What follows belongs to an exercise in optimizing a design on an open flow for small area and a short achievable clock period; a production flow would make more cautious choices. In this exercise RTL edits were held to simulation tests only and were not proved equivalent to the original. Not every run is shown, and edits may drop behaviour that the tests do not exercise.

$ cat design/flow/constraint.sdc
create_clock -name core_clock -period 15.0 [get_ports {clk}]
set_input_delay 3.0000 -clock core_clock [delete_from_list [all_inputs] [get_ports {clk}]]
set_output_delay 3.0000 -clock core_clock [all_outputs]
set_load 0.01 [all_outputs]
$ cat design/flow/config.mk
export PLATFORM = sky130hd
export DESIGN_NAME = CPU
export DESIGN_NICKNAME = CPU
export VERILOG_FILES = /design/flow/design.v
export SDC_FILE = /design/flow/constraint.sdc
export NUM_CORES = 4
export LEC_CHECK = 0
export CAP_MARGIN = 20
export CORE_MARGIN = 2
export CORE_UTILIZATION = 40
export SLEW_MARGIN = 20
$ cat design/flow/design.v
module reg_32bit(out, in, enable, reset, clk);
output [31:0] out;
reg [31:0] out;
input  [31:0] in;
input enable, clk, reset;
always @(posedge clk)
begin
	if(reset)
		out <= 0;
	else
	if(enable)
		out <= in;
end
endmodule
module reg_32bitne(out, in, reset, clk);
output [31:0] out;
reg [31:0] out;
input  [31:0] in;
input clk, reset;
always @(posedge clk)
begin
	if(reset == 1'b1)
		out <= 0;
	else
		out <= in;
end
endmodule
module reg_2bitne(out, in, reset, clk);
output 	[1:0] 	out;
reg 		[1:0] 	out;
input  	[1:0] 	in;
input 			clk, reset;
always @(posedge clk)
begin
	if(reset == 1'b1)
		out <= 0;
	else
		out <= in;
end
endmodule
module reg_5bitne(out, in, reset, clk);
output 	[4:0] 	out;
reg 		[4:0] 	out;
input  	[4:0] 	in;
input 			clk, reset;
always @(posedge clk)
begin
	if(reset == 1'b1)
		out <= 0;
	else
		out <= in;
end
endmodule
module reg_14bitne(out, in, reset, clk);
output 	[13:0] 	out;
reg 		[13:0] 	out;
input  	[13:0] 	in;
input 			clk, reset;
always @(posedge clk)
begin
	if(reset == 1'b1)
		out <= 0;
	else
		out <= in;
end
endmodule
module mux2to1(out, in0, in1, sel);
output [31:0] out;
reg [31:0] out;
input [31:0] in0, in1;
input sel;
always @(in0, in1, sel)
	out = sel ? in1: in0;
endmodule
module mux2to1_1bit(out, in0, in1, sel);
output  out;
reg  out;
input  in0, in1;
input sel;
always @(in0, in1, sel)
	out = sel ? in1: in0;
endmodule
module mux2to1_5bit(out, in0, in1, sel);
output [4:0] out;
reg [4:0] out;
input [4:0] in0, in1;
input sel;
always @(in0, in1, sel)
	out = sel ? in1: in0;
endmodule
module mux3to1_32bit(out, in0,in1,in2,select);
	output	[31:0] 	out;
	reg		[31:0] 	out;
	input 	[31:0] in0, in1, in2;
	input 	[1:0] select;
always @(select or in0 or in2 or in1)
begin
	 case(select)
	 	0:	out = in0;
		1:	out = in1;
		2:	out = in2;
		default: out = in0;
	endcase
end
endmodule
module incrementer(out, in);
output [31:0] out;
input [31:0] in;
reg [31:0] out;
always @(in)
	out = in + 1;
endmodule
module signextend(extendout, in);
input [15:0] in;
output [31:0] extendout;
reg [31:0] extendout;
always @(in)
if (in[15] == 1)
	extendout = {16'hffff,in};
else
	extendout = {16'h0000,in};
endmodule
module signextend26(extendout, in);
input [25:0] in;
output [31:0] extendout;
reg [31:0] extendout;
always @(in)
if (in[25] == 1)
	extendout = {6'b111111,in};
else
	extendout = {6'b000000,in};
endmodule
module memory2(clk, mem_read, mem_write, address, data_in, data_out);
  input  clk, mem_read, mem_write;
  input  [31:0] address, data_in;
  output [31:0] data_out;
  reg [31:0] mem_array [0:31];
  always @(posedge clk)
  begin
	if(mem_write)
		mem_array[address[4:0]] <= data_in;
  end
  assign data_out = mem_array[address[4:0]];
endmodule
module dmem(clk, reset, mem_write, address, data_in, data_out);
  input  clk, reset, mem_write;
  input  [31:0] address, data_in;
  output [31:0] data_out;
  integer i;
  reg [31:0] mem_array [0:31];
  always @(posedge clk)
  begin
	if(reset)
		for (i=0; i<32; i=i+1)
			mem_array[i] <= i;
	else if(mem_write)
		mem_array[address[4:0]] <= data_in;
  end
  assign data_out = mem_array[address[4:0]];
endmodule
module load_in_counter(countout,clk,reset);
	output 	[31:0]	countout;
	input			clk,reset;
	reg		[31:0]	countout;
always @ (posedge clk)
	if (reset)
	countout <= 0;
	else
	countout <= countout + 1;
endmodule
module RegFile(clk, reset, WriteData, WriteRegister, RegWrite, ReadReg1, ReadReg2, 
			ReadData1, ReadData2);
	output [31:0] ReadData1, ReadData2;
	reg [31:0] ReadData1, ReadData2;
	input reset;
	input [31:0] WriteData;
	input [4:0] WriteRegister, ReadReg1, ReadReg2;
	input RegWrite, clk;
	integer i;
	reg [31:0] Reg_File[31:0];  
	always @(*)
	begin
	ReadData1 = Reg_File[ReadReg1];
	ReadData2 = Reg_File[ReadReg2];
	if (ReadReg1 == WriteRegister && (ReadReg1 != 0) )
		ReadData1 = WriteData;
	if (ReadReg2 == WriteRegister && (ReadReg2 != 0) )
		ReadData2 = WriteData;
	end
	always @(posedge clk)
	begin
	if (reset) 
	begin
		for (i=0; i<32; i=i+1)
		Reg_File[i] <= 0;
	end
	else if (RegWrite)
		begin
		if (WriteRegister != 32'd0)
		Reg_File[WriteRegister] <= WriteData;
		end
	end
endmodule
module alu(a, b, aluop, shamt,  result, hi, lo);
	input signed	[31:0]	a, b;
	input 		[3:0]	aluop;
	input 		[4:0]	shamt;
	output signed  [31:0]	result, hi, lo;
	reg signed		[31:0]	result, hi, lo;
always @(a or b or aluop or shamt)
begin
	lo = 0;
	hi = 0;
	result = 0;
	case (aluop)
		4'b0000:	result = a & b;			 
		4'b0001:	result = a | b;			 
		4'b0010:	result = a+b;				 
		4'b0011:	result = b << shamt;		 
		4'b0100:	result = b >> shamt;	    
		4'b0101:	result = b << 16;   		 
		4'b0110:	result = a-b;				 
		4'b0111:	if (a < b) result = 1;
				else result = 0;			 
		4'b1000:	begin
				{hi,lo} = a*b;				 
				end
		default: 	result =0;
	endcase
end
endmodule
module alucontrol(funct,opcode,aluop, shamt, aluout);
    input		[5:0]	funct,opcode;
    input		[1:0]	aluop;
    output	[8:0]	aluout;
    reg		[3:0]	alu;
    input		[4:0]	shamt;	
assign  aluout = {shamt, alu};
always @(funct or aluop or opcode)
	begin
	case (aluop)
		2'b00:	alu = 4'b0010;	     
		2'b01:	alu = 4'b0110;	     
		2'b10: begin
  			case (funct)
				0:	alu = 4'b0011;		 
				2:	alu = 4'b0100;		 
				32:	alu = 4'b0010;		 
				34:	alu = 4'b0110;		 
				33:	alu = 4'b0010;		 
				35:	alu = 4'b0110;		 
				24: 	alu = 4'b1000;		 
				26:	alu = 4'b1001;		 
				16:	alu = 4'b0010;		 
				18: 	alu = 4'b0010;		 
				36: 	alu = 4'b0000;		 
				37:	alu = 4'b0001;		 
				42:	alu = 4'b0111;		 
 				default: alu = 4'b1111; 
			endcase
		end
		2'b11: begin				 
				case (opcode)
				8:	alu = 4'b0010;		 
				12:	alu = 4'b0000;		 
				13:	alu = 4'b0001;		 
				10:	alu = 4'b0111;		 
				15:	alu = 4'b0101;		 
				default: alu = 4'b1111;
				endcase
			end
		endcase
	end
endmodule
module multiplycontrol(Opcode,Funct,AluMux,HiLoEnable);
	input	[5:0]	Funct, Opcode;
	output	[1:0]	AluMux;
	output			HiLoEnable;
	reg		[1:0]	AluMux;
	reg				HiLoEnable;
always @ (Funct or Opcode)
begin
		AluMux = 0;
		HiLoEnable = 0;
	 if (Opcode == 0)
	 begin
		if (Funct == 24)
			begin
			HiLoEnable = 1;
			AluMux = 0;
			end
		if (Funct == 16)
			begin
				HiLoEnable = 0;
			AluMux = 2'b01;
			end
		if (Funct == 18)
			begin
			HiLoEnable = 0;
			AluMux = 2'b10;
			end
	  end
end
endmodule
module pipecontrol(opcode, equal, RegDst, AluOp, AluSrc, BranchMux, MemRead, MemWrite, ZeroMux, RegWrite, MemToReg, IfFlush);
	input 	[5:0] opcode;
	input		 equal;
	output 	[1:0] AluOp, BranchMux;
	output		 RegDst, AluSrc, MemRead, MemWrite, ZeroMux, RegWrite, MemToReg, IfFlush;
	reg		[1:0] AluOp;
	reg			 RegDst, AluSrc, MemRead, MemWrite, ZeroMux, RegWrite, MemToReg, IfFlush;
	reg		[2:0] caseoperation;
	reg		[1:0] BranchMux;
	parameter rformat = 0;
	parameter	iformat = 1;
	parameter lw	= 2;
	parameter	sw = 3;
	parameter	beq = 4;
	parameter	bne = 5;
	parameter 	j = 6;
always @ (opcode)
	begin
	caseoperation = 0;
	if (opcode == 0)
		caseoperation = rformat;
	if (opcode == 6'd8 || opcode == 6'd10 || opcode == 6'd12 || opcode == 6'd13 || opcode == 6'd15)
		caseoperation = iformat;
	if (opcode == 6'd35)
		caseoperation = lw;
	if (opcode == 6'd43)
		caseoperation = sw;
	if (opcode == 6'd4)
		caseoperation = beq;
	if (opcode == 6'd5)
		caseoperation = bne;
	if (opcode == 6'd2)
		caseoperation = j;
	end 
always @ (caseoperation or equal)
	begin
		case (caseoperation)
			rformat: begin
				RegDst = 1;
				AluOp = 2'b10;
				AluSrc = 0;
				BranchMux = 0;
				MemRead = 0;
				MemWrite = 0;
				ZeroMux = 1;		 
				RegWrite = 1;
				MemToReg = 0;
				IfFlush = 0;
				end
			iformat: begin
				RegDst = 0; 		 
				AluOp = 2'b11;
				AluSrc = 1;
				BranchMux = 0;
				MemRead = 0;
				MemWrite = 0;
				ZeroMux = 1;		 
				RegWrite = 1;
				MemToReg = 0;
				IfFlush = 0;
				end
			lw: begin
				RegDst = 0;
				AluOp = 2'b00;
				AluSrc = 1;
				BranchMux = 0;
				MemRead = 1;
				MemWrite = 0;
				ZeroMux = 1;		 
				RegWrite = 1;
				MemToReg = 1;
				IfFlush = 0;
				end
			sw: begin
				RegDst = 0;			 
				AluOp = 2'b00;
				AluSrc = 1;
				BranchMux = 0;
				MemRead = 0;
				MemWrite = 1;
				ZeroMux = 1;		 
				RegWrite = 0;
				MemToReg = 0;		 
				IfFlush = 0;
				end
			beq: begin
				RegDst = 0;			 
				AluOp = 2'b01;
				AluSrc = 0;
				MemRead = 0;
				MemWrite = 0;
				ZeroMux = 0;		 
				RegWrite = 0;
				MemToReg = 0;		 
				if (equal == 1)
					begin IfFlush = 1; BranchMux = 1; end
				else begin IfFlush = 0; BranchMux = 0; end
				end
			bne: begin
				RegDst = 0;			 
				AluOp = 2'b01;
				AluSrc = 0;
				MemRead = 0;
				MemWrite = 0;
				ZeroMux = 1;		 
				RegWrite = 0;
				MemToReg = 0;		 
				if (equal == 1)
					begin IfFlush = 1; BranchMux = 1; end
				else begin IfFlush = 0; BranchMux = 0; end
				end
			j: begin
				RegDst = 0;			 
				AluOp = 2'b00;		 
				AluSrc = 0;			 
				BranchMux = 2;			
				MemRead = 0;
				MemWrite = 0;		
				ZeroMux = 0;		 
				RegWrite = 0;
				MemToReg = 0;		 
				IfFlush = 1;
				end
			default: begin	 
				RegDst = 1;
				AluOp = 2'b10;
				AluSrc = 0;
				BranchMux = 0;
				MemRead = 0;
				MemWrite = 0;
				ZeroMux = 1;
				RegWrite = 1;
				MemToReg = 0;
				IfFlush = 0;
				end
		endcase
	end
endmodule
module hazardunit(OpCode, IFIDWrite, PCWrite, HazardMux, IDEX_Rt, IFID_Rs, IFID_Rt, MemRead, MemDest, WriteBackDest);
	output 	IFIDWrite, PCWrite, HazardMux;
	input [5:0] OpCode;
	input [4:0] IDEX_Rt;  
	input [4:0] IFID_Rs;  
	input [4:0] IFID_Rt; 
	input [4:0] MemDest;
	input [4:0] WriteBackDest;
	input MemRead;
    assign IFIDWrite = ((MemRead) && ((IDEX_Rt == IFID_Rs) || (IDEX_Rt == IFID_Rt))) ? 0 : 1;
    assign PCWrite   = ((MemRead) && ((IDEX_Rt == IFID_Rs) || (IDEX_Rt == IFID_Rt))) ? 0 : 1;
    assign HazardMux = ((MemRead) && ((IDEX_Rt == IFID_Rs) || (IDEX_Rt == IFID_Rt))) ? 1 : 0;
endmodule
module forwarding_unit( Select_A, Select_B, EX_A, EX_B, EXMEM_Dst, EXMEM_RegWrite, MEMWB_Dst, MEMWB_RegWrite);
    output reg [1:0]    Select_A;
    output reg [1:0]    Select_B;
    input      [4:0]    EX_A;
    input      [4:0]    EX_B;
    input      [4:0]    EXMEM_Dst;
    input               EXMEM_RegWrite;
    input      [4:0]    MEMWB_Dst;
    input               MEMWB_RegWrite;
    always @(*) begin
        if (EXMEM_Dst == EX_A && EXMEM_RegWrite == 1)
            Select_A = 2;
        else if (MEMWB_Dst == EX_A && MEMWB_RegWrite == 1)
            Select_A = 1;
        else
            Select_A = 0;
    end
    always @(*) begin
        if (EXMEM_Dst == EX_B && EXMEM_RegWrite == 1)
            Select_B = 2;
        else if (MEMWB_Dst == EX_B && MEMWB_RegWrite == 1)
            Select_B = 1;
        else
            Select_B = 0;
    end
endmodule
module stallmux(wb, m, ex, MemToReg, RegWrite,
					  MemRead, MemWrite,
					  RegDst, AluOp, AluSrc, AluMux, HiLoEnable,
					  HazardMuxSelect);
output [1:0] wb;
output [1:0] m;
output [13:0] ex;
reg [1:0] wb;
reg [1:0] m;
reg [13:0] ex;
input  MemToReg, RegWrite, MemRead, MemWrite, RegDst, AluSrc, HazardMuxSelect;
input [1:0] AluMux;
input HiLoEnable;
input [8:0] AluOp;
always @(MemToReg or RegWrite or MemRead or MemWrite or RegDst or AluOp or AluSrc or HazardMuxSelect
		or AluMux or HiLoEnable)
begin
	if(~HazardMuxSelect)
	begin
		wb = {MemToReg, RegWrite};
		m  = {MemRead, MemWrite};
		ex =	{RegDst, AluOp, AluSrc, AluMux, HiLoEnable};
	end
	else
	begin
		wb = 0;
		m  = 0;
		ex =	0;
	end
end	
endmodule
module jumpadd(BranchAddress, JOffset, BOffset, OpCode, IDEX_PC);
output         [31:0] BranchAddress;
reg            [31:0] BranchAddress;
input [25:0] JOffset;
input [31:0] IDEX_PC;
input [15:0] BOffset;
input [5:0] OpCode;
always @ (JOffset or BOffset or IDEX_PC or OpCode)
	if(OpCode == 2)
		if(JOffset[25] == 1)
			BranchAddress = {6'b111111,JOffset} + IDEX_PC;
		else
			BranchAddress = {6'b0000,JOffset} + IDEX_PC;
	else
		if(BOffset[15] == 1)
			BranchAddress = {16'hffff,BOffset} + IDEX_PC;
		else
			BranchAddress = {16'h0000,BOffset} + IDEX_PC;
endmodule
module CPU(out, wb_valid, wb_reg, clk, Reset, LoadInstructions, Instruction);
output [31:0] out;
output wb_valid;
output [4:0] wb_reg;
input Reset, LoadInstructions, clk;
input [31:0] Instruction;
wire [31:0] PCIn, PCOut, IncrementedAddress, BranchAddress, InstructionOut;
wire [31:0] LoadAddress, InstructionAddress, JumpAddress;
wire PCWrite, IF_Flush, IF_FlushorReset, IFID_Enable;
wire [1:0]  PCSelect;
wire [31:0] IDEX_Instruction, IDEX_PC;
wire HazardMuxSelect;
wire [5:0] OpCode;
assign OpCode = IDEX_Instruction[31:26];
wire RegDst, Equal, AluSrc, MemRead, MemWrite;
wire ZeroMuxSelect, RegWrite, MemToReg;
wire [1:0] AluOp;
wire [5:0] Funct;
assign Funct = IDEX_Instruction[5:0];
wire [1:0] AluMux;
wire HiLoEnable;
wire [1:0] WBControl, MEMControl;
wire [13:0] EXControl;
wire [15:0] BOffset;
assign BOffset = IDEX_Instruction[15:0];
wire [25:0] JOffset;
assign JOffset	 = IDEX_Instruction[25:0];
wire CompareOut;
assign CompareOut = (RegSrcA == RegSrcB);
wire [4:0] ReadReg1, ReadReg2;
assign ReadReg1 = IDEX_Instruction[25:21];
assign ReadReg2 = IDEX_Instruction[20:16];
wire [31:0] RegSrcA, RegSrcB;
wire [31:0] Immediate;
wire [8:0] AluCntrlOut;
wire [4:0] Shamt;
assign Shamt = IDEX_Instruction[10:6];
wire [1:0] IDEX_WBControl, IDEX_MEMControl;
wire [13:0] IDEX_EXControl;
wire [31:0] IDEX_A, IDEX_B;
wire [31:0] IDEX_Immediate;
wire [4:0]  IDEX_Rs, IDEX_Rt, IDEX_Rd;
wire MemReadEx;
assign MemReadEx = IDEX_MEMControl[1];
wire [1:0] MuxASelect;
wire [1:0] MuxBSelect;
wire [31:0] AluA, AluB, AluIB;
wire EX_AluSrc,  EX_HiLoEnable, EX_RegDst;
wire [8:0] EX_AluCntrlOut;
wire	[1:0] EX_AluMuxSelect;
assign EX_HiLoEnable = IDEX_EXControl[0];
assign EX_AluMuxSelect = IDEX_EXControl[2:1];
assign EX_AluSrc = IDEX_EXControl[3];
assign EX_AluCntrlOut = IDEX_EXControl[12:4];
assign EX_RegDst = 	IDEX_EXControl[13];
wire [31:0] AluResult, Hi, Lo, AluMuxResult;
wire [31:0] HiRegOut, LoRegOut;
wire [4:0] RegDestMuxOut;
wire [1:0] EXMEM_WBControl;
wire [1:0] EXMEM_MEMControl;
wire [31:0] MEM_Data;
wire [31:0] MemAluOut;
wire [4:0] MemDest;
wire 	 MEM_RegWrite;
assign MEM_RegWrite = EXMEM_WBControl[0];   
wire		MEM_MemRead;
wire		MEM_MemWrite;
assign MEM_MemRead = EXMEM_MEMControl[1];
assign MEM_MemWrite = EXMEM_MEMControl[0];
wire [31:0] MemOut;
wire [1:0] WB_WBControl;
wire [31:0] WBMemOut, WBAluOut;
wire RegWriteWB;
assign RegWriteWB =  WB_WBControl[0];
wire MemToRegSelect;
assign MemToRegSelect = WB_WBControl[1];
wire [31:0] WriteBackData;
assign out = WriteBackData;
wire [4:0] WriteBackDest;
assign wb_valid = RegWriteWB && (WriteBackDest != 5'd0);
assign wb_reg = WriteBackDest;
wire [32:0] ALU_A, ALU_B;
reg_32bit 			PC(PCOut, PCIn, PCWrite, Reset, clk);
memory2   			InstructionMem(clk, 1'b1, LoadInstructions, InstructionAddress,
					Instruction, InstructionOut);
mux2to1				AddressMux(InstructionAddress, PCOut, LoadAddress, LoadInstructions);
load_in_counter	AddressCounter(LoadAddress,clk,Reset);
incrementer			Increment(IncrementedAddress, PCOut);
mux3to1_32bit				BranchMux(PCIn, IncrementedAddress, BranchAddress, JumpAddress, PCSelect);
reg_32bit			IFID_PCReg(IDEX_PC, IncrementedAddress, IFID_Enable, IF_FlushorReset, clk);
or 					FlushOr(IF_FlushorReset, IF_Flush, Reset);
reg_32bit			IFID_InstructionReg(IDEX_Instruction, InstructionOut, IFID_Enable, IF_FlushorReset, clk);
hazardunit 	  HazardDetectionUnit(OpCode, IFID_Enable, PCWrite, HazardMuxSelect, IDEX_Rt, IDEX_Instruction[25:21], IDEX_Instruction[20:16], IDEX_MEMControl[1], MemDest, WriteBackDest);
pipecontrol 	  Control(OpCode, Equal, RegDst, AluOp, AluSrc, PCSelect, MemRead, MemWrite,
	  			     ZeroMuxSelect, RegWrite, MemToReg, IF_Flush);
multiplycontrol  MultControl(OpCode,Funct,AluMux,HiLoEnable);
stallmux StalMux(WBControl, MEMControl, EXControl, MemToReg, RegWrite,
					  MemRead, MemWrite,
					  RegDst, AluCntrlOut, AluSrc, AluMux, HiLoEnable,
					  HazardMuxSelect);
jumpadd  SmartAddressAdder(BranchAddress, JOffset, BOffset, OpCode, IDEX_PC);
mux2to1_1bit ZeroMux(Equal, CompareOut, ~CompareOut, ZeroMuxSelect);
RegFile RegisterFile(clk, Reset, WriteBackData, WriteBackDest, RegWriteWB, ReadReg1, ReadReg2, 
			RegSrcA, RegSrcB);
signextend SignExtender(Immediate, BOffset);
signextend26 SignExtender26(JumpAddress, IDEX_Instruction[25:0]);
alucontrol AluCntrl(Funct, OpCode, AluOp , Shamt, AluCntrlOut);
reg_2bitne  IDEX_WBReg(IDEX_WBControl, WBControl, Reset, clk);
reg_2bitne  IDEX_MEMReg(IDEX_MEMControl, MEMControl, Reset, clk);
reg_14bitne IDEX_EXReg(IDEX_EXControl, EXControl, Reset, clk);
reg_32bitne IDEX_RegSrcA(IDEX_A, RegSrcA, Reset, clk);
reg_32bitne IDEX_RegSrcB(IDEX_B, RegSrcB, Reset, clk);
reg_32bitne IDEX_ImmediateReg(IDEX_Immediate, HazardMuxSelect?0:Immediate, Reset, clk);
reg_5bitne  IDEX_RsReg(IDEX_Rs, HazardMuxSelect?0:IDEX_Instruction[25:21], Reset, clk);
reg_5bitne  IDEX_RtReg(IDEX_Rt, HazardMuxSelect?0:IDEX_Instruction[20:16], Reset, clk);
reg_5bitne  IDEX_RdReg(IDEX_Rd, HazardMuxSelect?0:IDEX_Instruction[15:11], Reset, clk);
mux2to1 ImmAluBMux(AluIB, ALU_B, IDEX_Immediate, EX_AluSrc);
alu MarkAlu(ALU_A, AluIB, EX_AluCntrlOut[3:0], EX_AluCntrlOut[8:4],  AluResult, Hi, Lo);
reg_32bit HiReg(HiRegOut, Hi, EX_HiLoEnable, Reset, clk);
reg_32bit LoReg(LoRegOut, Lo, EX_HiLoEnable, Reset, clk);
mux3to1_32bit AluResultMux(AluMuxResult, AluResult, HiRegOut, LoRegOut,  EX_AluMuxSelect);
mux2to1_5bit RegDstMux(RegDestMuxOut, IDEX_Rt, IDEX_Rd, EX_RegDst);
wire [1:0] Forward_A, Forward_B;
mux3to1_32bit forwardA(ALU_A, IDEX_A, out, MemAluOut, Forward_A);
mux3to1_32bit forwardB(ALU_B, IDEX_B, out, MemAluOut, Forward_B);
forwarding_unit forward(
           .Select_A( Forward_A          ),
           .Select_B( Forward_B          ),
               .EX_A( IDEX_Rs            ),
               .EX_B( IDEX_Rt            ),
          .EXMEM_Dst( MemDest            ),
     .EXMEM_RegWrite( EXMEM_WBControl[0] ),
          .MEMWB_Dst( WriteBackDest      ),
     .MEMWB_RegWrite( WB_WBControl[0]    )
);
reg_2bitne  EXMEM_WBReg(EXMEM_WBControl, IDEX_WBControl, Reset, clk);
reg_2bitne  EXMEM_MEMReg(EXMEM_MEMControl, IDEX_MEMControl, Reset, clk);
reg_32bitne EXMEM_ALUReg(MemAluOut, AluMuxResult, Reset, clk);
reg_5bitne  EXMEM_RegDest(MemDest, RegDestMuxOut, Reset, clk);
reg_32bitne EXMEM_MemData(MEM_Data, IDEX_B, Reset, clk);
dmem DataMem(clk, Reset, MEM_MemWrite, MemAluOut, MEM_Data, MemOut);
reg_2bitne  MEMWB_WBControl(WB_WBControl, EXMEM_WBControl, Reset, clk);
reg_32bitne MEMWB_MemDataReg(WBMemOut, MemOut, Reset, clk);
reg_32bitne MEMWB_ALUReg(WBAluOut, MemAluOut, Reset, clk);
reg_5bitne MEMWB_DataMem(WriteBackDest, MemDest, Reset, clk);
mux2to1 MemToRegMux(WriteBackData, WBAluOut, WBMemOut, MemToRegSelect);
endmodule
$ cat design/flow/run.sh
#!/bin/bash
# synth_recipe.tcl (not shown) runs the flow's synth.tcl, then flattens the netlist and writes it again
# the make line also repeats each setting of config.mk as NAME=value (left out here)
make -C /OpenROAD-flow-scripts/flow DESIGN_CONFIG=/design/flow/config.mk WORK_HOME=/design/flow/orfs CLKGATE_MAP_FILE= SYNTH_SCRIPT=/design/flow/synth_recipe.tcl finish
Run 1, met1 routing:
(1 px per um) Supply wires on this layer in grey.
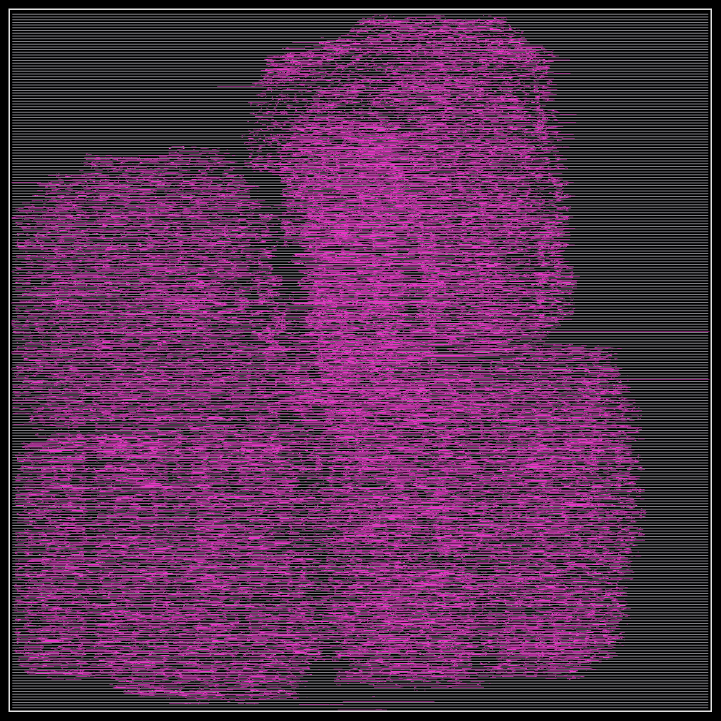
- main direction: horizontal
- wire length on this layer: 262 mm
- longest straight run: 187 um
- share of all routed wire: 38%
- nets with wire on the layer: 15290
total length of routed wires: 696000 um
Via Count: 130243
met1 usage: 37.0%

Run 1, cell outlines without signal wires:
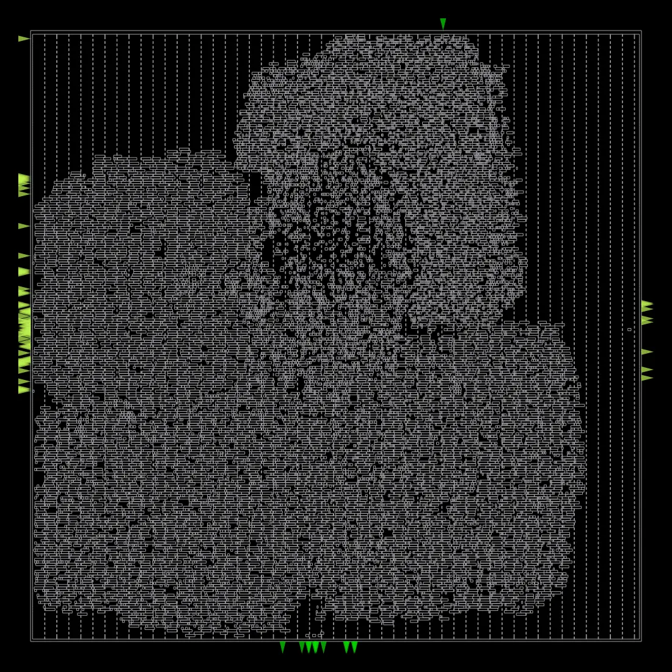
register fraction of the total cell area: 46.3%
fill cell count: 43206
Core Util, Final: 44.5%
Tap Cells: 6425
non-filler cells, final: 21359

==> out/metrics.cfg, run 1 <==
[clock_tree]
clock_path_buffers=4
clk_pin_slew_ps=70
cts_resized=0
cts_buffers=364
tritoncts=done
clk_latency_ps=1050
cts_root_buf=clkbuf_16
cts_setup_buffers=0
htree_levels=5
numClockSinks=3428
cts_hold_buf=0

[sta]
finalMaxSlewViolations=0
hold_viol_final=0
min_period_over_period_pct=83.6
fin_crit_ps=12530
max_freq_mhz=79.8
layout_setup_ws_ps=2470
finalSetupViolCount=0
max_slew_margin_pct=13.3
rsz0062_at_grt=false
clock_skew_ps=114
fin_hold_ws_ps=429
tightest_slew_ps=1300
tns_ps=0

[synthesis]
synth_top_cell_by_area=edfxtp_1
synthXorXnorAreaFrac_pct=0.722
synthAdderAreaFrac_pct=13.1
synth_top_area_share_pct=47.5
synth-compound-area-share_pct=6.54
yosys.area_share.simple_pct=10.9
synth_top_family_by_area=adder cells
ys_seq_area_share_pct=51.2
yosysWarnings=30
async_reset_ff_share_pct=0
synth_area_leaders=edfxtp_1 48%, mux4_2 11%, fa_1 11%
synth-edff-count=3072
synthCells=14863
muxShareOfSynthArea_pct=12.8
ys_types=93
yosysMostFrequentCell=edfxtp_1
synth_area_per_cell_um2=13.1
netlist_area_mm2=0.194
synthFlopType=edfxtp_1
ys_seq_elements=3428
yosys-top-cells-count=3072 x edfxtp_1, 1952 x nor2_1, 1110 x inv_1

[floorplanning]
die_h_um=701
io_pins=73
die_area_mm2=0.491
initial_utilization_pct=40.2
rows=255
die_w_um=701

[placed_design]
hpwl_um=451000
numPortBuffers=72
postPlaceCellArea_mm2=0.203
gp_congestion=1.03
pre_cts_ws_ps=2600
post-place-cells=20650

[outcome]
status=finished clean

[cells_and_area]
multi_input_area_mm2=0.0869
signal_buffers=544
clkbuf_count=485
dominant_cells=registers
seq_area_mm2=0.0994
multi_input_area_share_pct=40.4
final_common_cell=edfxtp_1
multi_input_cells=9123
reg_top3=DataMem.mem_array: 1024 flops, InstructionMem.mem_array: 1024 flops, RegisterFile.Reg_File: 1024 flops
drive_above_1_share_pct=16.0
final-nonclk-buf-share_pct=2.05
n_all_inverters=1137
clockNetworkAreaShare_pct=5.51
design.seq.count=3428
diodes=29
final_area_mm2=0.215
syn2layout_area_growth_pct=10.8
final_cell_mix=3072 x edfxtp_1, 1874 x nor2_1, 1109 x inv_1, 1085 x fa_1, 1001 x and2_1
finish.net_count=16009

[worst_setup_path]
crit_slowest_cell=and4_1
r2r-start=MEMWB_DataMem.out[2]
cp.required_ps=15920
cp-endpoint=HiReg.out[30]
reg2regPathDepth=34
crit_top_cell=fa_1
start_kind=flip-flop
r2r_end=HiReg.out[30]
crit_type=flip-flop to flip-flop
arrival_ps=13450
ff2ff_setup_slack_ps=2470
crit_start=MEMWB_DataMem.out[2]
endpoint_kind=flip-flop
critical_path.max_stage_delay_ps=960
critPathBufInv=8
crit_family=adder cells
critPathMaxFanout=32
path_depth=34

[route]
ant_nets=0
wl_met3_um=87900
drc=0
post_drt_wl_per_cell_um=32.6
wirelength_met1_um=262000
wl_met2_um=303000
initialDrtViolationCount=17365
highest_layer=met5
vias_per_cell=6.10
dr.pass1.iters=6

[grt]
grt_antenna_before_repair=64
grt_pass1_wl_um=983000
grt_max_degree=128
grt_usage_pct=28.0
gr-total-overflow=0
grt.busiest_layer=met2
grt_pass1_vias=129440
use_met3_pct=8.77
grt_use_met2_pct=41.7

[min_path]
worstHoldStart=EXMEM_ALUReg.out[7]
holdPathStages=1
hold_end=MEMWB_ALUReg.out[7]
hp-class=flip-flop to flip-flop

[job]
max_cap_viol_count=0

Run 1, floorplan with the power grid:
(0.5 px per um) Pins as bars on the die edge.
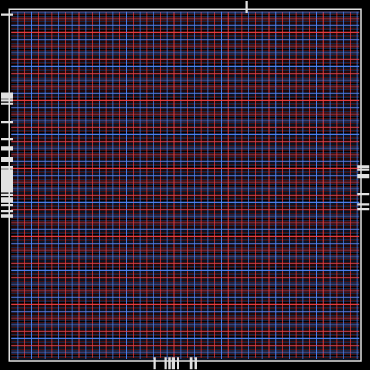
- blue: VSS
- red: VDD
- met4 straps: 51
- met1 rails: 256
- signal pins: 73
core area: 0.483 mm2

Run 1, metal 3:
(1 px per um)
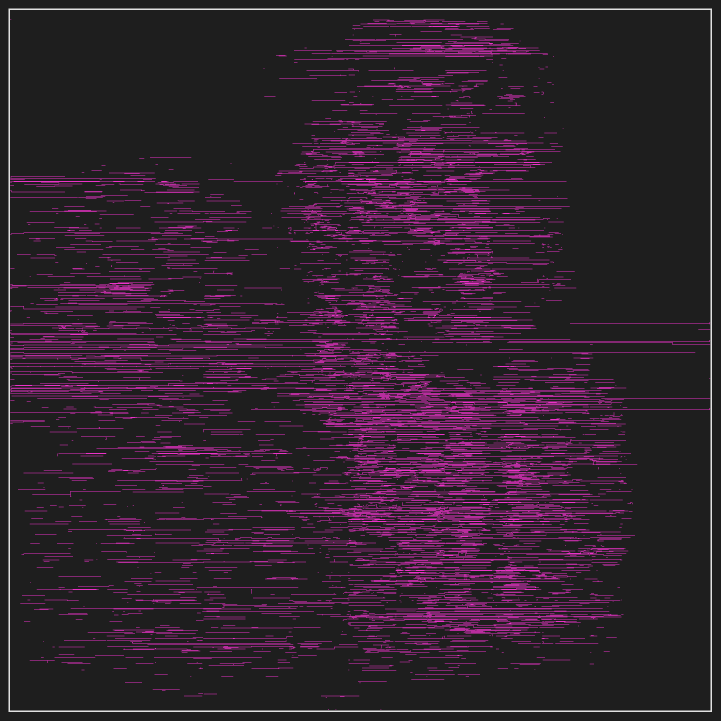

--- run 2: outline of the changes from run 1 ---
design/flow/design.v: 678 -> 1728 lines; modules unchanged: 0
  mul_tree: new, 1425 lines
  mul_sum: new, 135 lines
  CPU: edited, 147 -> 168 lines
  removed: reg_32bit, reg_32bitne, reg_2bitne, reg_5bitne, reg_14bitne, mux2to1, mux2to1_1bit, mux2to1_5bit, mux3to1_32bit, incrementer, signextend, signextend26, memory2, dmem, load_in_counter, RegFile, alu, alucontrol, multiplycontrol, pipecontrol, hazardunit, forwarding_unit, stallmux, jumpadd
==> module mul_sum as of run 2 <==
module mul_sum(v0, v1, v2, p);
  input [63:0] v0;
  input [63:0] v1;
  input [63:0] v2;
  output [63:0] p;
  wire t1 = v0[0] ^ v1[0];
  wire t2 = v0[0] & v1[0];
  wire t3 = v0[1] ^ v1[1] ^ v2[1];
  wire t4 = (v0[1] & v1[1]) | (v0[1] & v2[1]) | (v1[1] & v2[1]);
  wire t5 = v0[2] ^ v1[2] ^ v2[2];
  wire t6 = (v0[2] & v1[2]) | (v0[2] & v2[2]) | (v1[2] & v2[2]);
  wire t7 = v0[3] ^ v1[3] ^ v2[3];
  wire t8 = (v0[3] & v1[3]) | (v0[3] & v2[3]) | (v1[3] & v2[3]);
  wire t9 = v0[4] ^ v1[4] ^ v2[4];
  wire t10 = (v0[4] & v1[4]) | (v0[4] & v2[4]) | (v1[4] & v2[4]);
  wire t11 = v0[5] ^ v1[5] ^ v2[5];
  wire t12 = (v0[5] & v1[5]) | (v0[5] & v2[5]) | (v1[5] & v2[5]);
  wire t13 = v0[6] ^ v1[6] ^ v2[6];
  wire t14 = (v0[6] & v1[6]) | (v0[6] & v2[6]) | (v1[6] & v2[6]);
  wire t15 = v0[7] ^ v1[7] ^ v2[7];
  wire t16 = (v0[7] & v1[7]) | (v0[7] & v2[7]) | (v1[7] & v2[7]);
  wire t17 = v0[8] ^ v1[8] ^ v2[8];
  wire t18 = (v0[8] & v1[8]) | (v0[8] & v2[8]) | (v1[8] & v2[8]);
  wire t19 = v0[9] ^ v1[9] ^ v2[9];
  wire t20 = (v0[9] & v1[9]) | (v0[9] & v2[9]) | (v1[9] & v2[9]);
  wire t21 = v0[10] ^ v1[10] ^ v2[10];
  wire t22 = (v0[10] & v1[10]) | (v0[10] & v2[10]) | (v1[10] & v2[10]);
  wire t23 = v0[11] ^ v1[11] ^ v2[11];
  wire t24 = (v0[11] & v1[11]) | (v0[11] & v2[11]) | (v1[11] & v2[11]);
  wire t25 = v0[12] ^ v1[12] ^ v2[12];
  wire t26 = (v0[12] & v1[12]) | (v0[12] & v2[12]) | (v1[12] & v2[12]);
  wire t27 = v0[13] ^ v1[13] ^ v2[13];
  wire t28 = (v0[13] & v1[13]) | (v0[13] & v2[13]) | (v1[13] & v2[13]);
  wire t29 = v0[14] ^ v1[14] ^ v2[14];
  wire t30 = (v0[14] & v1[14]) | (v0[14] & v2[14]) | (v1[14] & v2[14]);
  wire t31 = v0[15] ^ v1[15] ^ v2[15];
  wire t32 = (v0[15] & v1[15]) | (v0[15] & v2[15]) | (v1[15] & v2[15]);
  wire t33 = v0[16] ^ v1[16] ^ v2[16];
  wire t34 = (v0[16] & v1[16]) | (v0[16] & v2[16]) | (v1[16] & v2[16]);
  wire t35 = v0[17] ^ v1[17] ^ v2[17];
  wire t36 = (v0[17] & v1[17]) | (v0[17] & v2[17]) | (v1[17] & v2[17]);
  wire t37 = v0[18] ^ v1[18] ^ v2[18];
  wire t38 = (v0[18] & v1[18]) | (v0[18] & v2[18]) | (v1[18] & v2[18]);
  wire t39 = v0[19] ^ v1[19] ^ v2[19];
  wire t40 = (v0[19] & v1[19]) | (v0[19] & v2[19]) | (v1[19] & v2[19]);
  wire t41 = v0[20] ^ v1[20] ^ v2[20];
  wire t42 = (v0[20] & v1[20]) | (v0[20] & v2[20]) | (v1[20] & v2[20]);
  wire t43 = v0[21] ^ v1[21] ^ v2[21];
  wire t44 = (v0[21] & v1[21]) | (v0[21] & v2[21]) | (v1[21] & v2[21]);
  wire t45 = v0[22] ^ v1[22] ^ v2[22];
  wire t46 = (v0[22] & v1[22]) | (v0[22] & v2[22]) | (v1[22] & v2[22]);
  wire t47 = v0[23] ^ v1[23] ^ v2[23];
  wire t48 = (v0[23] & v1[23]) | (v0[23] & v2[23]) | (v1[23] & v2[23]);
  wire t49 = v0[24] ^ v1[24] ^ v2[24];
  wire t50 = (v0[24] & v1[24]) | (v0[24] & v2[24]) | (v1[24] & v2[24]);
  wire t51 = v0[25] ^ v1[25] ^ v2[25];
  wire t52 = (v0[25] & v1[25]) | (v0[25] & v2[25]) | (v1[25] & v2[25]);
  wire t53 = v0[26] ^ v1[26] ^ v2[26];
  wire t54 = (v0[26] & v1[26]) | (v0[26] & v2[26]) | (v1[26] & v2[26]);
  wire t55 = v0[27] ^ v1[27] ^ v2[27];
  wire t56 = (v0[27] & v1[27]) | (v0[27] & v2[27]) | (v1[27] & v2[27]);
  wire t57 = v0[28] ^ v1[28] ^ v2[28];
  wire t58 = (v0[28] & v1[28]) | (v0[28] & v2[28]) | (v1[28] & v2[28]);
  wire t59 = v0[29] ^ v1[29] ^ v2[29];
  wire t60 = (v0[29] & v1[29]) | (v0[29] & v2[29]) | (v1[29] & v2[29]);
  wire t61 = v0[30] ^ v1[30] ^ v2[30];
  wire t62 = (v0[30] & v1[30]) | (v0[30] & v2[30]) | (v1[30] & v2[30]);
  wire t63 = v0[31] ^ v1[31] ^ v2[31];
  wire t64 = (v0[31] & v1[31]) | (v0[31] & v2[31]) | (v1[31] & v2[31]);
  wire t65 = v0[32] ^ v1[32] ^ v2[32];
  wire t66 = (v0[32] & v1[32]) | (v0[32] & v2[32]) | (v1[32] & v2[32]);
  wire t67 = v0[33] ^ v1[33] ^ v2[33];
  wire t68 = (v0[33] & v1[33]) | (v0[33] & v2[33]) | (v1[33] & v2[33]);
  wire t69 = v0[34] ^ v1[34] ^ v2[34];
  wire t70 = (v0[34] & v1[34]) | (v0[34] & v2[34]) | (v1[34] & v2[34]);
  wire t71 = v0[35] ^ v1[35] ^ v2[35];
  wire t72 = (v0[35] & v1[35]) | (v0[35] & v2[35]) | (v1[35] & v2[35]);
  wire t73 = v0[36] ^ v1[36] ^ v2[36];
  wire t74 = (v0[36] & v1[36]) | (v0[36] & v2[36]) | (v1[36] & v2[36]);
  wire t75 = v0[37] ^ v1[37] ^ v2[37];
  wire t76 = (v0[37] & v1[37]) | (v0[37] & v2[37]) | (v1[37] & v2[37]);
  wire t77 = v0[38] ^ v1[38] ^ v2[38];
  wire t78 = (v0[38] & v1[38]) | (v0[38] & v2[38]) | (v1[38] & v2[38]);
  wire t79 = v0[39] ^ v1[39] ^ v2[39];
  wire t80 = (v0[39] & v1[39]) | (v0[39] & v2[39]) | (v1[39] & v2[39]);
  wire t81 = v0[40] ^ v1[40] ^ v2[40];
  wire t82 = (v0[40] & v1[40]) | (v0[40] & v2[40]) | (v1[40] & v2[40]);
  wire t83 = v0[41] ^ v1[41] ^ v2[41];
  wire t84 = (v0[41] & v1[41]) | (v0[41] & v2[41]) | (v1[41] & v2[41]);
  wire t85 = v0[42] ^ v1[42] ^ v2[42];
  wire t86 = (v0[42] & v1[42]) | (v0[42] & v2[42]) | (v1[42] & v2[42]);
  wire t87 = v0[43] ^ v1[43] ^ v2[43];
  wire t88 = (v0[43] & v1[43]) | (v0[43] & v2[43]) | (v1[43] & v2[43]);
  wire t89 = v0[44] ^ v1[44] ^ v2[44];
  wire t90 = (v0[44] & v1[44]) | (v0[44] & v2[44]) | (v1[44] & v2[44]);
  wire t91 = v0[45] ^ v1[45] ^ v2[45];
  wire t92 = (v0[45] & v1[45]) | (v0[45] & v2[45]) | (v1[45] & v2[45]);
  wire t93 = v0[46] ^ v1[46] ^ v2[46];
  wire t94 = (v0[46] & v1[46]) | (v0[46] & v2[46]) | (v1[46] & v2[46]);
  wire t95 = v0[47] ^ v1[47] ^ v2[47];
  wire t96 = (v0[47] & v1[47]) | (v0[47] & v2[47]) | (v1[47] & v2[47]);
  wire t97 = v0[48] ^ v1[48] ^ v2[48];
  wire t98 = (v0[48] & v1[48]) | (v0[48] & v2[48]) | (v1[48] & v2[48]);
  wire t99 = v0[49] ^ v1[49] ^ v2[49];
  wire t100 = (v0[49] & v1[49]) | (v0[49] & v2[49]) | (v1[49] & v2[49]);
  wire t101 = v0[50] ^ v1[50] ^ v2[50];
  wire t102 = (v0[50] & v1[50]) | (v0[50] & v2[50]) | (v1[50] & v2[50]);
  wire t103 = v0[51] ^ v1[51] ^ v2[51];
  wire t104 = (v0[51] & v1[51]) | (v0[51] & v2[51]) | (v1[51] & v2[51]);
  wire t105 = v0[52] ^ v1[52] ^ v2[52];
  wire t106 = (v0[52] & v1[52]) | (v0[52] & v2[52]) | (v1[52] & v2[52]);
  wire t107 = v0[53] ^ v1[53] ^ v2[53];
  wire t108 = (v0[53] & v1[53]) | (v0[53] & v2[53]) | (v1[53] & v2[53]);
  wire t109 = v0[54] ^ v1[54] ^ v2[54];
  wire t110 = (v0[54] & v1[54]) | (v0[54] & v2[54]) | (v1[54] & v2[54]);
  wire t111 = v0[55] ^ v1[55] ^ v2[55];
  wire t112 = (v0[55] & v1[55]) | (v0[55] & v2[55]) | (v1[55] & v2[55]);
  wire t113 = v0[56] ^ v1[56] ^ v2[56];
  wire t114 = (v0[56] & v1[56]) | (v0[56] & v2[56]) | (v1[56] & v2[56]);
  wire t115 = v0[57] ^ v1[57] ^ v2[57];
  wire t116 = (v0[57] & v1[57]) | (v0[57] & v2[57]) | (v1[57] & v2[57]);
  wire t117 = v0[58] ^ v1[58] ^ v2[58];
  wire t118 = (v0[58] & v1[58]) | (v0[58] & v2[58]) | (v1[58] & v2[58]);
  wire t119 = v0[59] ^ v1[59] ^ v2[59];
  wire t120 = (v0[59] & v1[59]) | (v0[59] & v2[59]) | (v1[59] & v2[59]);
  wire t121 = v0[60] ^ v1[60] ^ v2[60];
  wire t122 = (v0[60] & v1[60]) | (v0[60] & v2[60]) | (v1[60] & v2[60]);
  wire t123 = v0[61] ^ v1[61] ^ v2[61];
  wire t124 = (v0[61] & v1[61]) | (v0[61] & v2[61]) | (v1[61] & v2[61]);
  wire t125 = v0[62] ^ v1[62] ^ v2[62];
  wire t126 = (v0[62] & v1[62]) | (v0[62] & v2[62]) | (v1[62] & v2[62]);
  wire t127 = v0[63] ^ v1[63] ^ v2[63];
  wire t128 = (v0[63] & v1[63]) | (v0[63] & v2[63]) | (v1[63] & v2[63]);
  assign p = {t126, t124, t122, t120, t118, t116, t114, t112, t110, t108, t106, t104, t102, t100, t98, t96, t94, t92, t90, t88, t86, t84, t82, t80, t78, t76, t74, t72, t70, t68, t66, t64, t62, t60, t58, t56, t54, t52, t50, t48, t46, t44, t42, t40, t38, t36, t34, t32, t30, t28, t26, t24, t22, t20, t18, t16, t14, t12, t10, t8, t6, t4, t2, t1} + {t127, t125, t123, t121, t119, t117, t115, t113, t111, t109, t107, t105, t103, t101, t99, t97, t95, t93, t91, t89, t87, t85, t83, t81, t79, t77, t75, t73, t71, t69, t67, t65, t63, t61, t59, t57, t55, t53, t51, t49, t47, t45, t43, t41, t39, t37, t35, t33, t31, t29, t27, t25, t23, t21, t19, t17, t15, t13, t11, t9, t7, t5, t3, v2[0]};
endmodule
Run 2, metal 3:
(1 px per um)
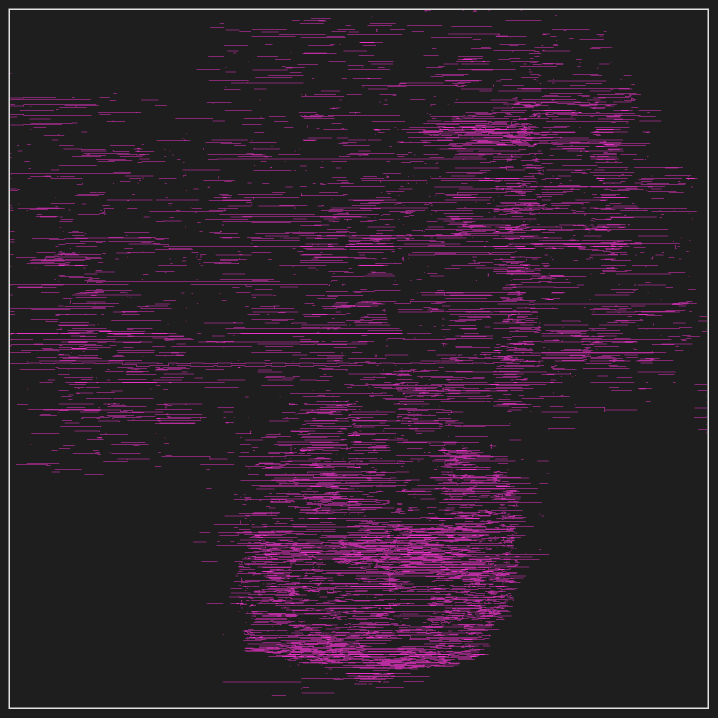
- nets with wire on the layer: 1702
- share of all routed wire: 11%
- wire length on this layer: 75.4 mm
- main direction: horizontal
Via Count: 134713
total length of routed wires: 694000 um

==> out/metrics.cfg, run 2 <==
[synthesis]
yosysMostFrequentCell=edfxtp_1
synth_top_area_share_pct=47.9  ; +0.42 points
yosys.area_share.simple_pct=11.4  ; +0.58 points
synthFlopType=edfxtp_1
synth-edff-count=3072  ; unchanged
ys_seq_area_share_pct=52.6  ; +1.4 points
synth-compound-area-share_pct=9.86  ; +3.3 points
synthCells=15153  ; +2.0%
synth_top_cell_by_area=edfxtp_1
yosys-top-cells-count=3072 x edfxtp_1, 1742 x and2_1, 1271 x clkbuf_1
yosysWarnings=1  ; -97%
synth_area_leaders=edfxtp_1 48%, mux4_2 12%, and2_1 5.7%
synthAdderAreaFrac_pct=5.45  ; -7.6 points
ys_types=93  ; unchanged
synth_top_family_by_area=multiplexers
ys_seq_elements=3515  ; +2.5%

[cells_and_area]
final_cells=21358  ; -0.0047%
diodes=20  ; -31%
drive_above_1_share_pct=17.5  ; +1.5 points
post-route-util_pct=44.4  ; -0.18 points
multi_input_area_share_pct=39.6  ; -0.86 points
final-nonclk-buf-share_pct=2.36  ; +0.31 points
multi_input_area_mm2=0.0840  ; -3.3%
final_area_mm2=0.212  ; -1.2%
clkbuf_count=510  ; +5.2%
signal_buffers=626  ; +15%
final_cell_mix=3072 x edfxtp_1, 1741 x and2_1, 1052 x mux4_2, 881 x o21ai_0, 704 x nand2_1
finish.net_count=15231  ; -4.9%
seq_area_mm2=0.101  ; +1.8%
final_common_cell=edfxtp_1
design.seq.count=3515  ; +2.5%
dominant_cells=registers
clockNetworkAreaShare_pct=5.80  ; +0.29 points

[sta]
fin_hold_ws_ps=324  ; -105 ps
tightest_slew_ps=1330  ; +29.0 ps
fin_crit_ps=8100  ; -4430 ps
layout_setup_ws_ps=6900  ; +4430 ps
hold_viol_final=0  ; unchanged
finalSetupViolCount=0  ; unchanged
rsz0062_at_grt=false
finalMaxSlewViolations=0  ; unchanged
min_period_over_period_pct=54.0  ; -30 points
max_freq_mhz=123  ; +55%

[route]
wl_met3_um=75400  ; -14%
vias_per_cell=6.31  ; +3.4%
drc=0  ; unchanged
wirelength_met1_um=264000  ; +0.91%
initialDrtViolationCount=20114  ; +16%
ant_nets=0  ; unchanged

[clock_tree]
cts_setup_buffers=0  ; unchanged
clk_latency_ps=1020  ; -30 ps
cts_resized=0  ; unchanged
cts_hold_buf=0  ; unchanged
clk_pin_slew_ps=60  ; about the same
cts_root_buf=clkbuf_16
tritoncts=done
cts_buffers=378  ; +3.8%
numClockSinks=3515  ; +2.5%

[min_path]
worstHoldStart=ex_m2r
holdPathStages=0  ; -1
hp-class=flip-flop to flip-flop
hold_end=mem_m2r

[placed_design]
post-place-cells=20630  ; -0.097%
postPlaceCellArea_mm2=0.200  ; -1.4%
gp_congestion=1.00  ; -3.0%
hpwl_um=431000  ; -4.6%
pre_cts_ws_ps=6810  ; +4210 ps
numPortBuffers=72  ; unchanged

[worst_setup_path]
r2r_end=ifpc[2]
ff2ff_setup_slack_ps=6900  ; +4430 ps
crit_type=flip-flop to flip-flop
critPathBufInv=3  ; -5
cp.required_ps=15840  ; -80 ps
critical_path.max_stage_delay_ps=950  ; about the same
crit_start=ir[21]
endpoint_kind=flip-flop
path_depth=15  ; -56%
r2r-start=ir[21]
crit_top_cell=buf_4

[job]
max_cap_viol_count=0  ; unchanged

[grt]
grt_max_degree=123  ; -3.9%
grt.busiest_layer=met2
gr-total-overflow=0  ; unchanged
grt_pass1_wl_um=982000  ; -0.18%
grt_pass1_vias=129260  ; -0.14%
grt_usage_pct=27.7  ; -0.33 points
use_met1_pct=36.6  ; -0.42 points
use_met3_pct=6.51  ; -2.3 points

[floorplanning]
tapCellCount=6400  ; -0.39%
initial_utilization_pct=40.2  ; about the same
rows=254  ; -0.39%

[outcome]
status=finished clean

Run 2, floorplan with the power grid:
(0.5 px per um) Pins as bars on the die edge.
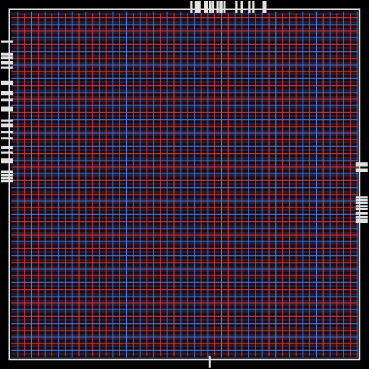
- blue: VSS
- red: VDD
- signal pins: 73
- met1 rails: 255
- met5 straps: 50
width of the die: 698 um
core area: 0.479 mm2
Vert. Die Dim: 698 um

==> what the ideal ports hide <==
In the flow no input, the clock included, has a driving cell. The finished layouts below were timed again as built, in two steps.
Step 1: set_driving_cell puts a clkbuf_16 on clk and a buf_2 on each other input, an assumption about the parent block.
Step 2 also shifts input and output timing later by t, the mid clock arrival at the registers, as if the neighbouring blocks saw the same clock.
Three values: ideal, step 1, step 2; two values: the first two.
run	shift t [ns]	setup WS [ns]	hold WS [ns]	latest minus earliest clock arrival (ns)	worst slew at a driven data input, ns
run 1	1.091	2.467 / 2.467 / 2.467	0.429 / 0.429 / 0.429	0.117 / 0.118	0.19
run 2	1.091	6.902 / 6.902 / 6.902	0.324 / 0.324 / 0.324	0.099 / 0.100	0.16
After both steps every run listed still meets setup and hold.
